What follows belongs to an exercise in optimizing a design on an open flow for small area and a short achievable clock period; a production flow would make more cautious choices. RTL that was checked went through simulation tests only; none was proved equivalent to the original. The series may have gaps, and a smaller design here may also do less where the tests do not look. No functional check of the RTL was part of run 2. Power figures rest on the tool's default switching activity, not on a simulated workload.

`flow/run.sh`:
```
#!/bin/bash
# synth_recipe.tcl (not shown) runs the flow's synth.tcl, then flattens the netlist and writes it again
# the make line also repeats each setting of config.mk as NAME=value (left out here)
make -C /OpenROAD-flow-scripts/flow DESIGN_CONFIG=/design/flow/config.mk WORK_HOME=/design/flow/orfs CLKGATE_MAP_FILE= SYNTH_SCRIPT=/design/flow/synth_recipe.tcl finish
```
`flow/config.mk`:
```
export PLATFORM = sky130hd
export DESIGN_NAME = alu64_sync
export DESIGN_NICKNAME = alu64_sync
export VERILOG_FILES = /design/flow/design.v
export SDC_FILE = /design/flow/constraint.sdc
export NUM_CORES = 4
export LEC_CHECK = 0
export CAP_MARGIN = 20
export CORE_MARGIN = 2
export CORE_UTILIZATION = 40
export SLEW_MARGIN = 20
```
`flow/constraint.sdc`:
```
create_clock -name core_clock -period 4.0 [get_ports {clk}]
set_input_delay 0.8000 -clock core_clock [delete_from_list [all_inputs] [get_ports {clk}]]
set_output_delay 0.8000 -clock core_clock [all_outputs]
set_load 0.01 [all_outputs]
```
`flow/design.v`:
```
`timescale 1ns / 1ps
module and64(
    input [63:0] A,
    input [63:0] B,
    output [63:0] S
    );
	assign S = A & B;
endmodule
`timescale 1ns / 1ps
module or64(
    input [63:0] A,
    input [63:0] B,
    output [63:0] S
    );
	assign S = A | B;
endmodule
`timescale 1ns / 1ps
module xnor64(
    input [63:0] A,
    input [63:0] B,
    output [63:0] S
    );
	assign S = A ^ B;
endmodule
`timescale 1ns / 1ps
module xor64_by_1(
    input [63:0] A,
    input B,
    output [63:0] S
    );
	assign S = A ^ {64{B}};
endmodule
`timescale 1ns / 1ps
module comp_sign_extend(
    input [63:0] din,
    input ext,
    output [64:0] dout
    );
	 assign dout[64:0] = {~ext & din[63], din[63:0]};
endmodule
`timescale 1ns / 1ps
module set_lsb(
    input set,
    output [63:0] dout
    );
	 assign dout[63:0] = {63'd0, set};
endmodule
`timescale 1ns / 1ps
module vadder64(
    input [63:0] A,
    input [63:0] B,
    input Cin,
    output Cout,
    output [63:0] S
    );
	 reg [64:0] out;
	 assign S = out[63:0];
	 assign Cout = out[64];
	 always @(*)
	 begin
		out = A + B + Cin;
	 end
endmodule
`timescale 1ns / 1ps
module shift64(
    input signed [63:0] A,
    input [5:0] V,
	 input [1:0] M,
    output [63:0] S
    );
	reg [63:0] out;
	assign S = out;
	always @(*)
	begin
		case (M)
			2'b00:	out = A << V;
			2'b01:	out = A >> V;
			2'b10:	out = A << V;
			2'b11: 	out = A >>> V;
		endcase
	end
endmodule
`timescale 1ns / 1ps
module lt65(
    input [64:0] a,
    input [64:0] b,
    output a_lt_b
    );
	assign a_lt_b = $signed(a) < $signed(b);
endmodule
`timescale 1ns / 1ps
module gt65(
    input [64:0] a,
    input [64:0] b,
    output a_gt_b
    );
	assign a_gt_b = $signed(a) > $signed(b);
endmodule
`timescale 1ns / 1ps
module mux8_to_1_x64(
    input [63:0] X0,
    input [63:0] X1,
    input [63:0] X2,
    input [63:0] X3,
    input [63:0] X4,
    input [63:0] X5,
    input [63:0] X6,
    input [63:0] X7,
	 input [63:0] XD,
    input [2:0] S,
	 input EN,
    output [63:0] Q
    );
	reg [63:0] out;
	assign Q = out;
	always @(*)
	begin
		if (EN)
		begin
			case (S)
				3'b000:	out = X0;
				3'b001:	out = X1;
				3'b010:	out = X2;
				3'b011:	out = X3;
				3'b100:	out = X4;
				3'b101:	out = X5;
				3'b110:	out = X6;
				3'b111:	out = X7;
				default:	out = X0;
			endcase
		end
		else
		begin
			out = XD;
		end
	end
endmodule
`timescale 1ns / 1ps
module alu64(en, 
             MD, 
             OP, 
             R1, 
             R2, 
             EQ, 
             GT, 
             LT, 
             OVR, 
             Q);
    input en;
    input MD;
    input [2:0] OP;
    input [63:0] R1;
    input [63:0] R2;
   output EQ;
   output GT;
   output LT;
   output OVR;
   output [63:0] Q;
   wire [63:0] add_out;
   wire [63:0] and_out;
   wire [63:0] or_out;
   wire [64:0] R1_cmp;
   wire [64:0] R2_cmp;
   wire [63:0] sgt_out;
   wire [63:0] shift_out;
   wire [63:0] slt_out;
   wire [63:0] XLXN_11;
   wire [63:0] xnor_out;
   wire LT_DUMMY;
   wire GT_DUMMY;
   assign GT = GT_DUMMY;
   assign LT = LT_DUMMY;
   and64 XLXI_2 (.A(R1[63:0]), 
                 .B(R2[63:0]), 
                 .S(and_out[63:0]));
   or64 XLXI_3 (.A(R1[63:0]), 
                .B(R2[63:0]), 
                .S(or_out[63:0]));
   xor64_by_1 XLXI_8 (.A(R2[63:0]), 
                      .B(MD), 
                      .S(XLXN_11[63:0]));
   shift64 XLXI_12 (.A(R1[63:0]), 
                    .M({MD, OP[2]}), 
                    .V(R2[5:0]), 
                    .S(shift_out[63:0]));
   assign EQ = ~(GT_DUMMY | LT_DUMMY);
   xnor64 XLXI_54 (.A(R1[63:0]), 
                   .B(R2[63:0]), 
                   .S(xnor_out[63:0]));
   gt65 XLXI_58 (.a(R1_cmp[64:0]), 
                 .b(R2_cmp[64:0]), 
                 .a_gt_b(GT_DUMMY));
   lt65 XLXI_59 (.a(R1_cmp[64:0]), 
                 .b(R2_cmp[64:0]), 
                 .a_lt_b(LT_DUMMY));
   comp_sign_extend XLXI_60 (.din(R1[63:0]), 
                             .ext(MD), 
                             .dout(R1_cmp[64:0]));
   comp_sign_extend XLXI_61 (.din(R2[63:0]), 
                             .ext(MD), 
                             .dout(R2_cmp[64:0]));
   set_lsb XLXI_64 (.set(LT_DUMMY), 
                    .dout(slt_out[63:0]));
   set_lsb XLXI_65 (.set(GT_DUMMY), 
                    .dout(sgt_out[63:0]));
   vadder64 XLXI_67 (.A(R1[63:0]), 
                     .B(XLXN_11[63:0]), 
                     .Cin(MD), 
                     .Cout(OVR), 
                     .S(add_out[63:0]));
   mux8_to_1_x64 XLXI_69 (.EN(en), 
                          .S(OP[2:0]), 
                          .XD(R1[63:0]), 
                          .X0(add_out[63:0]), 
                          .X1(shift_out[63:0]), 
                          .X2(slt_out[63:0]), 
                          .X3(sgt_out[63:0]), 
                          .X4(xnor_out[63:0]), 
                          .X5(shift_out[63:0]), 
                          .X6(or_out[63:0]), 
                          .X7(and_out[63:0]), 
                          .Q(Q[63:0]));
endmodule
`timescale 1ns / 1ps
module alu64_sync(
    input clk,
    input en,
    input MD,
    input [2:0] OP,
    input [63:0] R1,
    input [63:0] R2,
    output reg EQ,
    output reg GT,
    output reg LT,
    output reg OVR,
    output reg [63:0] Q
    );
	reg en_r, MD_r;
	reg [2:0] OP_r;
	reg [63:0] R1_r, R2_r;
	wire EQ_w, GT_w, LT_w, OVR_w;
	wire [63:0] Q_w;
	always @(posedge clk)
	begin
		en_r <= en;
		MD_r <= MD;
		OP_r <= OP;
		R1_r <= R1;
		R2_r <= R2;
		EQ <= EQ_w;
		GT <= GT_w;
		LT <= LT_w;
		OVR <= OVR_w;
		Q <= Q_w;
	end
	alu64 u_alu (
		.en(en_r),
		.MD(MD_r),
		.OP(OP_r),
		.R1(R1_r),
		.R2(R2_r),
		.EQ(EQ_w),
		.GT(GT_w),
		.LT(LT_w),
		.OVR(OVR_w),
		.Q(Q_w));
endmodule
```
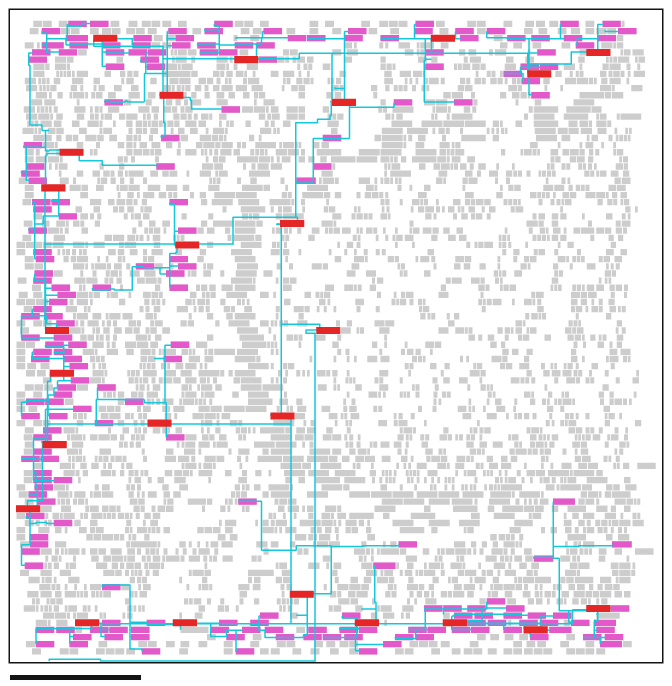
*Routed clock nets over the placement, run 1*
Bar = 50 microns.
Key: red = cells driving clock nets [count 25]; magenta = flip-flops [count 201]; cyan = clock wires [length 3,210 microns]
There are 26 routed clock nets.

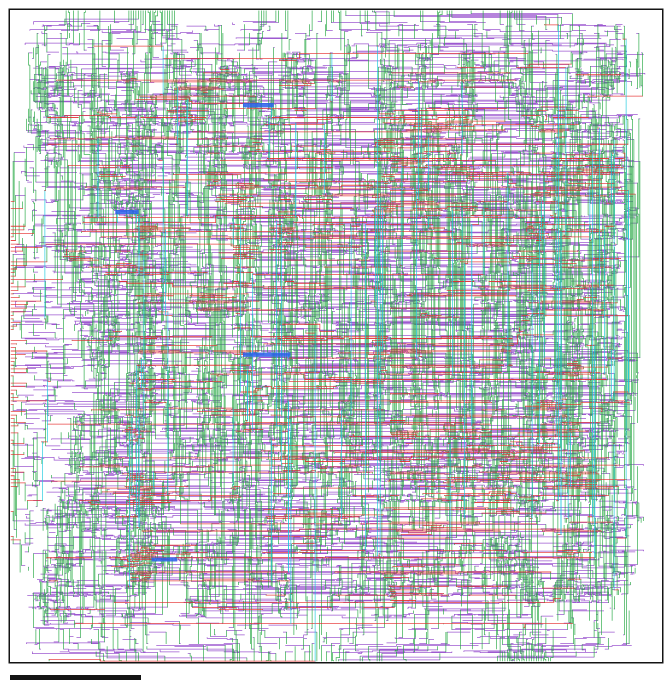
*Wiring by layer, run 1*
Bar = 50 microns.
Key: red = met3 [wire length 13,000 microns]; cyan = met4 [wire length 4,330 microns]; purple = met1 [wire length 50.9 mm]; green = met2 [wire length 48.5 mm]; blue = met5 [wire length 42.3 microns]

==> results.py, run 1 <==
metrics = {
    "sta": {
        "rsz0062_at_grt": "yes",
        "fmax_mhz": 260.0,
        "final_max_slew_viol_count": 0,
        "setup_viol": 0,
        "period_share_pct": 96.14,
        "setup_ws_ns": 0.1545,
        "fin_hold_ws_ns": 0.5383,
        "tns_ns": 0,
        "min_period_ns": 3.846,
        "worst_pin_slew_ns": 1.090,
        "slew_headroom_pct": 27.05,
        "hold_viol_final": 0,
    },
    "drt": {
        "route.met2.wl_microns": 48500,
        "wl_met3_microns": 12990,
        "top_layer_used": "met5",
        "viasPerCell": 6.293,
        "drt_iter0_markers": 3373,
        "via_count": 25440,
        "drt_first_pass_iters": 6,
        "ant_nets": 0,
        "wl_met1_microns": 50930,
        "wl_microns": 116800,
    },
    "worst_setup_path": {
        "r2r_end": "Q[21]",
        "crit_type": "register to register",
        "start_kind": "register",
        "crit_top_cell": "nor2_1",
        "rr_worst_depth": 11,
        "required_ns": 4.48,
        "cp-endpoint": "Q[21]",
        "cp.arrival_ns": 4.32,
        "cpLargestDelayFamily": "compound AO/OA/AOI/OAI gates",
        "r2r-start": "R2_r[1]",
        "crit_chain": "buf_12, buf_4, mux4_2, nor2_1, nor2_1, a21oi_1, o22ai_1, o21ai_0, o22ai_1, a221oi_1, nor2_1",
        "r2r_setup_slack_ns": 0.15,
        "cp-end-kind": "register",
        "slowest_delay_ns": 0.84,
        "crit_slowest_cell": "o22ai_1",
    },
    "cells_and_area": {
        "final_cell_mix": "404 x nor2_1, 274 x a21oi_1, 257 x ha_1, 232 x buf_4, 219 x nand2_1",
        "multi_input_area_share_pct": 63.21,
        "buffers": 441,
        "final_common_cell": "nor2_1",
        "top_area_cell_class": "multi-input gates",
        "num_antenna_cells": 2,
        "multi_input_gates": 2387,
        "nFlopsAndLatches": 201,
        "drive_above_1_share_pct": 14.81,
        "fin_area_sq_um": 28550,
        "syn_to_final_growth_pct": 19.16,
        "final_cells": 4043,
        "regArea_sq_um": 4054,
        "multi_input_area_sq_um": 18050,
    },
    "clock_tree": {
        "htreeDepth": 1,
        "clk_pin_slew_ns": 0.06,
        "ctsResizeCount": 1,
        "cts_max_path_buffers": 3,
        "clock_latency_ns": 0.56,
        "cts_setup_buffers": 0,
        "tritoncts": "done",
        "cts_made_buffers": 25,
        "cts.sinks": 201,
        "hold_buffers": 0,
    },
    "synth": {
        "avgSynthCellArea_sq_um": 7.993,
        "synth-seq-cells": 201,
        "synth_top_area_share_pct": 16.79,
        "synth-edff-count": 0,
        "synthSimpleGateAreaFrac_pct": 15.41,
        "synth_area_sq_um": 23960,
        "synthesis.nets": 3390,
        "synthMuxAreaShare_pct": 18.17,
        "synthFlopType": "dfxtp_1",
        "synth_compound_area_share_pct": 24.26,
        "seq_area_frac_synth_pct": 16.79,
        "synth_xor_area_share_pct": 3.801,
        "synthArstFlopShare_pct": 0,
        "synth_cells": 2998,
        "synth_top_cell_by_area": "dfxtp_1",
        "synth_adder_area_share_pct": 13.50,
    },
    "floorplanning": {
        "fp.dieH_microns": 248.8,
        "die_width_microns": 248.8,
        "row_count": 89,
        "pin_count": 202,
        "start_util_pct": 40.53,
        "dieArea_sq_um": 61880,
        "tap_cells": 773,
    },
    "pwr": {
        "p_leak_uw": 0.01234,
        "power_uw": 8664,
        "max-vdd-ir-drop_v": 0.0003859,
        "cellPowerDensity_nw_per_um2": 303.4,
    },
    "status": {
        "status": "complete, no violations",
    },
    "min_path": {
        "whs_endpoint": "Q[6]",
        "hp-class": "register to register",
        "hold_depth": 2,
        "min_from": "R1_r[6]",
    },
    "run": {
        "drv_cap": 0,
    },
    "grt": {
        "busiest_layer": "met2",
        "grt_pass1_wl_microns": 168900,
        "groute.layer.met3.usage_pct": 8.088,
        "grt_usage_pct": 36.54,
        "overflow": 0,
        "antenna_found_initial": 8,
    },
    "place": {
        "dp_hpwl_microns": 93250,
        "gp_congestion": 1.012,
        "place_area_sq_um": 27690,
        "portBuffers": 201,
        "place_inst": 3996,
        "pre_cts_ws_ns": 0.05783,
    },
}
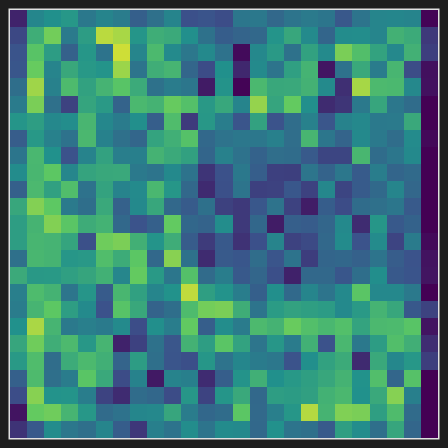
*Cell density map, run 1*
The die is cut into 25 by 25 equal tiles; dark purple is low, yellow is high, 0 to 100% covered.
5.4% of the tiles are over 75% full. The densest ninth of the die: middle left. The emptiest ninth of the die: middle right.

[run 1: synth_stat cells, drive strengths merged, types with 8 or more instances]
| library cell | count |
|---|---|
| nor4 | 18 |
| mux2 | 40 |
| o21bai | 29 |
| o2111ai | 9 |
| nor2b | 12 |
| ha | 257 |
| and3 | 10 |
| o31ai | 8 |
| a211o | 9 |
| nand4 | 15 |
| a31oi | 41 |
| o221ai | 17 |
| o21ai | 213 |
| and2 | 18 |
| mux4 | 122 |
| mux2i | 108 |
| inv | 193 |
| clkbuf | 143 |
| nor3 | 55 |
| a21o | 42 |
| a221oi | 22 |
| a21oi | 280 |
| xnor2 | 26 |
| buf | 72 |
| o211ai | 23 |
| a211oi | 44 |
| nor2 | 407 |
| dfxtp | 201 |
| o22ai | 37 |
| nand2 | 220 |
| o21a | 19 |
| nand2b | 14 |
| a22oi | 37 |
| a2111oi | 14 |
| nand3 | 35 |
| or3 | 15 |
| a41oi | 9 |
| xor2 | 78 |
[run 1: report_power, final]
group | leakage [uW] | internal [uW] | switching [uW]
sequential | 0.00170 | 2160 | 194
clock | 0.000397 | 1330 | 981
combinational | 0.0102 | 1610 | 2390
total | 0.0123 | 5100 | 3560
### Nets reached from selected ports, run 1

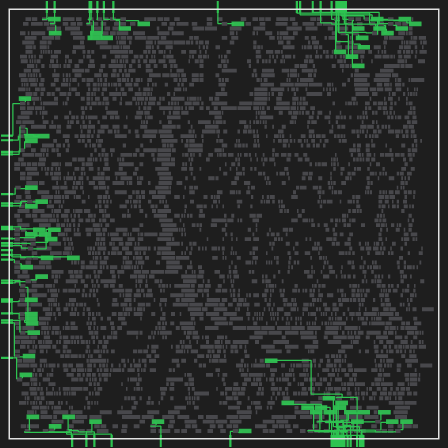

--- run 2: outline of the changes from run 1 ---
flow/design.v: 267 -> 1198 lines; modules unchanged: 12
  alu64: edited, 85 -> 1016 lines
--- a/flow/config.mk
+++ b/flow/config.mk
@@ -6,4 +6,5 @@
 export NUM_CORES = 4
 export LEC_CHECK = 0
+export ABC_AREA = 1
 export CAP_MARGIN = 20
 export CORE_MARGIN = 2
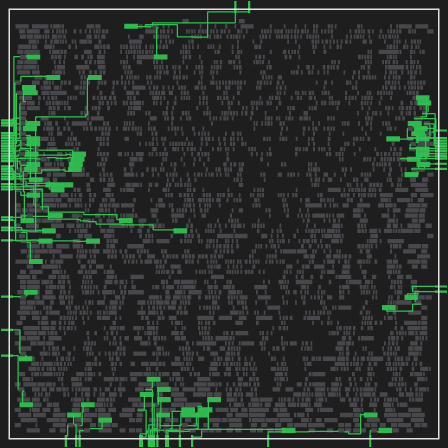
*Nets reached from selected ports, run 2*
Key: green = R1 [bits 64, direction input, edge 32 left, 16 bottom, 14 right, 2 top, end cells 64, buffers 64, wire 2,080 microns]

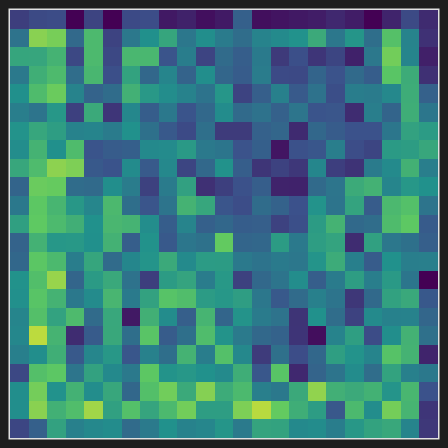
*Cell density map, run 2*
The die is cut into 23 by 23 equal tiles; dark purple is low, yellow is high, 0 to 100% covered.
The fullest tile reaches 90%. 0.80% of the tiles are nearly empty. The mean over all tiles is 44%.

==> results.py, run 2 <==
metrics = {
    "worst_setup_path": {
        "crit_slowest_cell": "a221oi_1",
        "start_kind": "register",
        "crit_chain": "buf_12, o21ai_0, ha_1, a21oi_1, nand2_1, nand3_1, nand2_1, nand3_1, nand2_2, nand3_1, nand2_2, ha_1, nand2_1, o21ai_0, a221oi_1, nand2_1",
        "cp-endpoint": "Q[16]",
        "crit_top_cell": "nand2_1",
        "r2r-start": "R2_r[0]",
        "required_ns": 4.42,
        "slowest_delay_ns": 0.64,
        "crit_type": "register to register",
        "r2r_end": "Q[16]",
    },
    "sta": {
        "setup_viol": 0,
        "hold_viol_final": 0,
        "slew_headroom_pct": 30.02,
        "final_max_slew_viol_count": 0,
        "tns_ns": 0,
        "worst_pin_slew_ns": 1.047,
        "fmax_mhz": 284.4,
    },
    "place": {
        "place_area_sq_um": 22530,
        "dp_hpwl_microns": 68980,
    },
    "pwr": {
        "p_switching_uw": 3023,
        "power_leader": "combinational logic",
        "cellPowerDensity_nw_per_um2": 326.5,
        "p_int_uw": 4622,
        "pg_comb_uw": 2820,
        "sequentialPowerShare_pct": 30.7,
        "switching_share_pct": 39.54,
        "pwr-share-clk_pct": 32.4,
        "max-vdd-ir-drop_v": 0.0004723,
    },
    "synth": {
        "synth-edff-count": 0,
        "synthesis.nets": 3735,
        "synth_top_cell_by_area": "nand2_1",
        "synthArstFlopShare_pct": 0,
        "synth_top_area_share_pct": 25.46,
        "synth_area_sq_um": 20010,
        "yosysMostFrequentCell": "nand2_1",
        "synthTopCellsByCount": "1,357 x nand2_1, 582 x nand3_1, 276 x inv_1",
    },
    "grt": {
        "busiest_layer": "met2",
        "overflow": 0,
        "grt_pass1_wl_microns": 130400,
        "antenna_found_initial": 1,
    },
    "status": {
        "status": "complete, no violations",
    },
    "drt": {
        "ant_nets": 0,
        "viasPerCell": 5.452,
        "drt_first_pass_iters": 7,
        "wl_met1_microns": 37130,
        "drt_iter0_markers": 2270,
        "wl_met3_microns": 6197,
    },
    "floorplanning": {
        "start_util_pct": 40.70,
        "die_width_microns": 227.6,
    },
    "cells_and_area": {
        "num_antenna_cells": 0,
        "final_cell_mix": "1,357 x nand2_1, 582 x nand3_1, 273 x inv_1, 201 x clkdlybuf4s50_1",
        "drive_above_1_share_pct": 4.652,
        "fin_area_sq_um": 23420,
    },
    "min_path": {
        "whs_endpoint": "R1_r[14]",
    },
    "clock_tree": {
        "clock_latency_ns": 0.59,
        "htreeDepth": 1,
        "tritoncts": "done",
        "hold_buffers": 0,
        "clk_pin_slew_ns": 0.06,
        "cts.sinks": 201,
        "ctsResizeCount": 0,
    },
}
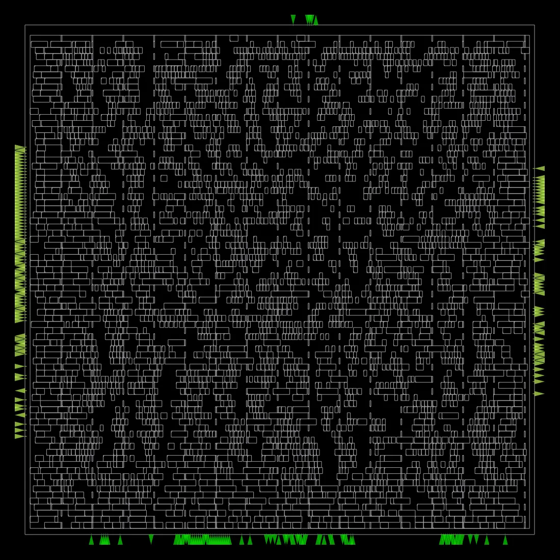
*Placed standard cells, run 2*
core area: 49,150 sq um
sequential cells: 201
n_taps: 664
Core Util, Final: 47.64%
num rows: 81

-- run 2: changes by cell type after synthesis, sizes merged, moves of 94 or more --
cell and change:
nand2 +1145, nand3 +549, nor2 -248, a21oi -155, o21ai -142, mux4 -122
mux2i -104, inv +94
-- run 2: through the flow --
stage               instances  hold WS (ns)  power (uW)
finish                   4189        0.6551        7645
global route             4189        0.6366        8050
CTS                      4189        0.6257        7651
global placement         4142        0.6742        5135
detailed placement       4142        0.6954        5163
floorplan                3403        0.6147        4084
-- run 2: logic make-up after synthesis --
| family | count (synthesis) | share of synthesized area (%) |
|---|---|---|
| simple gates | 2168 | 45.23 |
| fa+ha+maj | 198 | 12.38 |
| flops | 201 | 20.11 |
| compound gates | 296 | 8.881 |
| mux | 4 | 0.2001 |
| xor+xnor | 64 | 3.365 |
| buf+inv | 472 | 9.826 |
-- run 2: layout make-up --
cell class | count | area, sq um
multi-input combinational | 2730 | 14060
tap | 664 | 830.8
timing repair buffer | 257 | 2507
inverter | 290 | 1089
sequential | 201 | 4035
clock buffer | 34 | 720.7
clock inverter | 13 | 168.9
fill | 5253 | 25740

separate check: timing with driven ports:
No port has a modelled driver above. Below, the same layouts with a new extraction and two added sets of constraints. Step 1 (the two cells are an assumption about what drives the block):
set clk [get_ports {clk}]
set_driving_cell -lib_cell sky130_fd_sc_hd__clkbuf_16 $clk
set_driving_cell -lib_cell sky130_fd_sc_hd__buf_2 [delete_from_list [all_inputs] $clk]
Step 2 moves the port delays by t, midway between the first and last clock arrival at a register: inputs arrive t later, outputs are due t later. That takes back most of the time a late clock gives input paths. Slacks: ideal / step 1 / step 2; pairs: ideal / step 1.
run	t (ns)	slack for setup (ns)	worst setup path at the end	worst register clock-pin slew, ns	worst slew at a driven data input, ns
run 1	0.607	0.154 / 0.154 / 0.154	register to register	0.07 / 0.07	0.09
run 2	0.618	0.484 / 0.484 / 0.484	register to register	0.07 / 0.07	0.10
After both steps setup and hold are still met in every run listed.
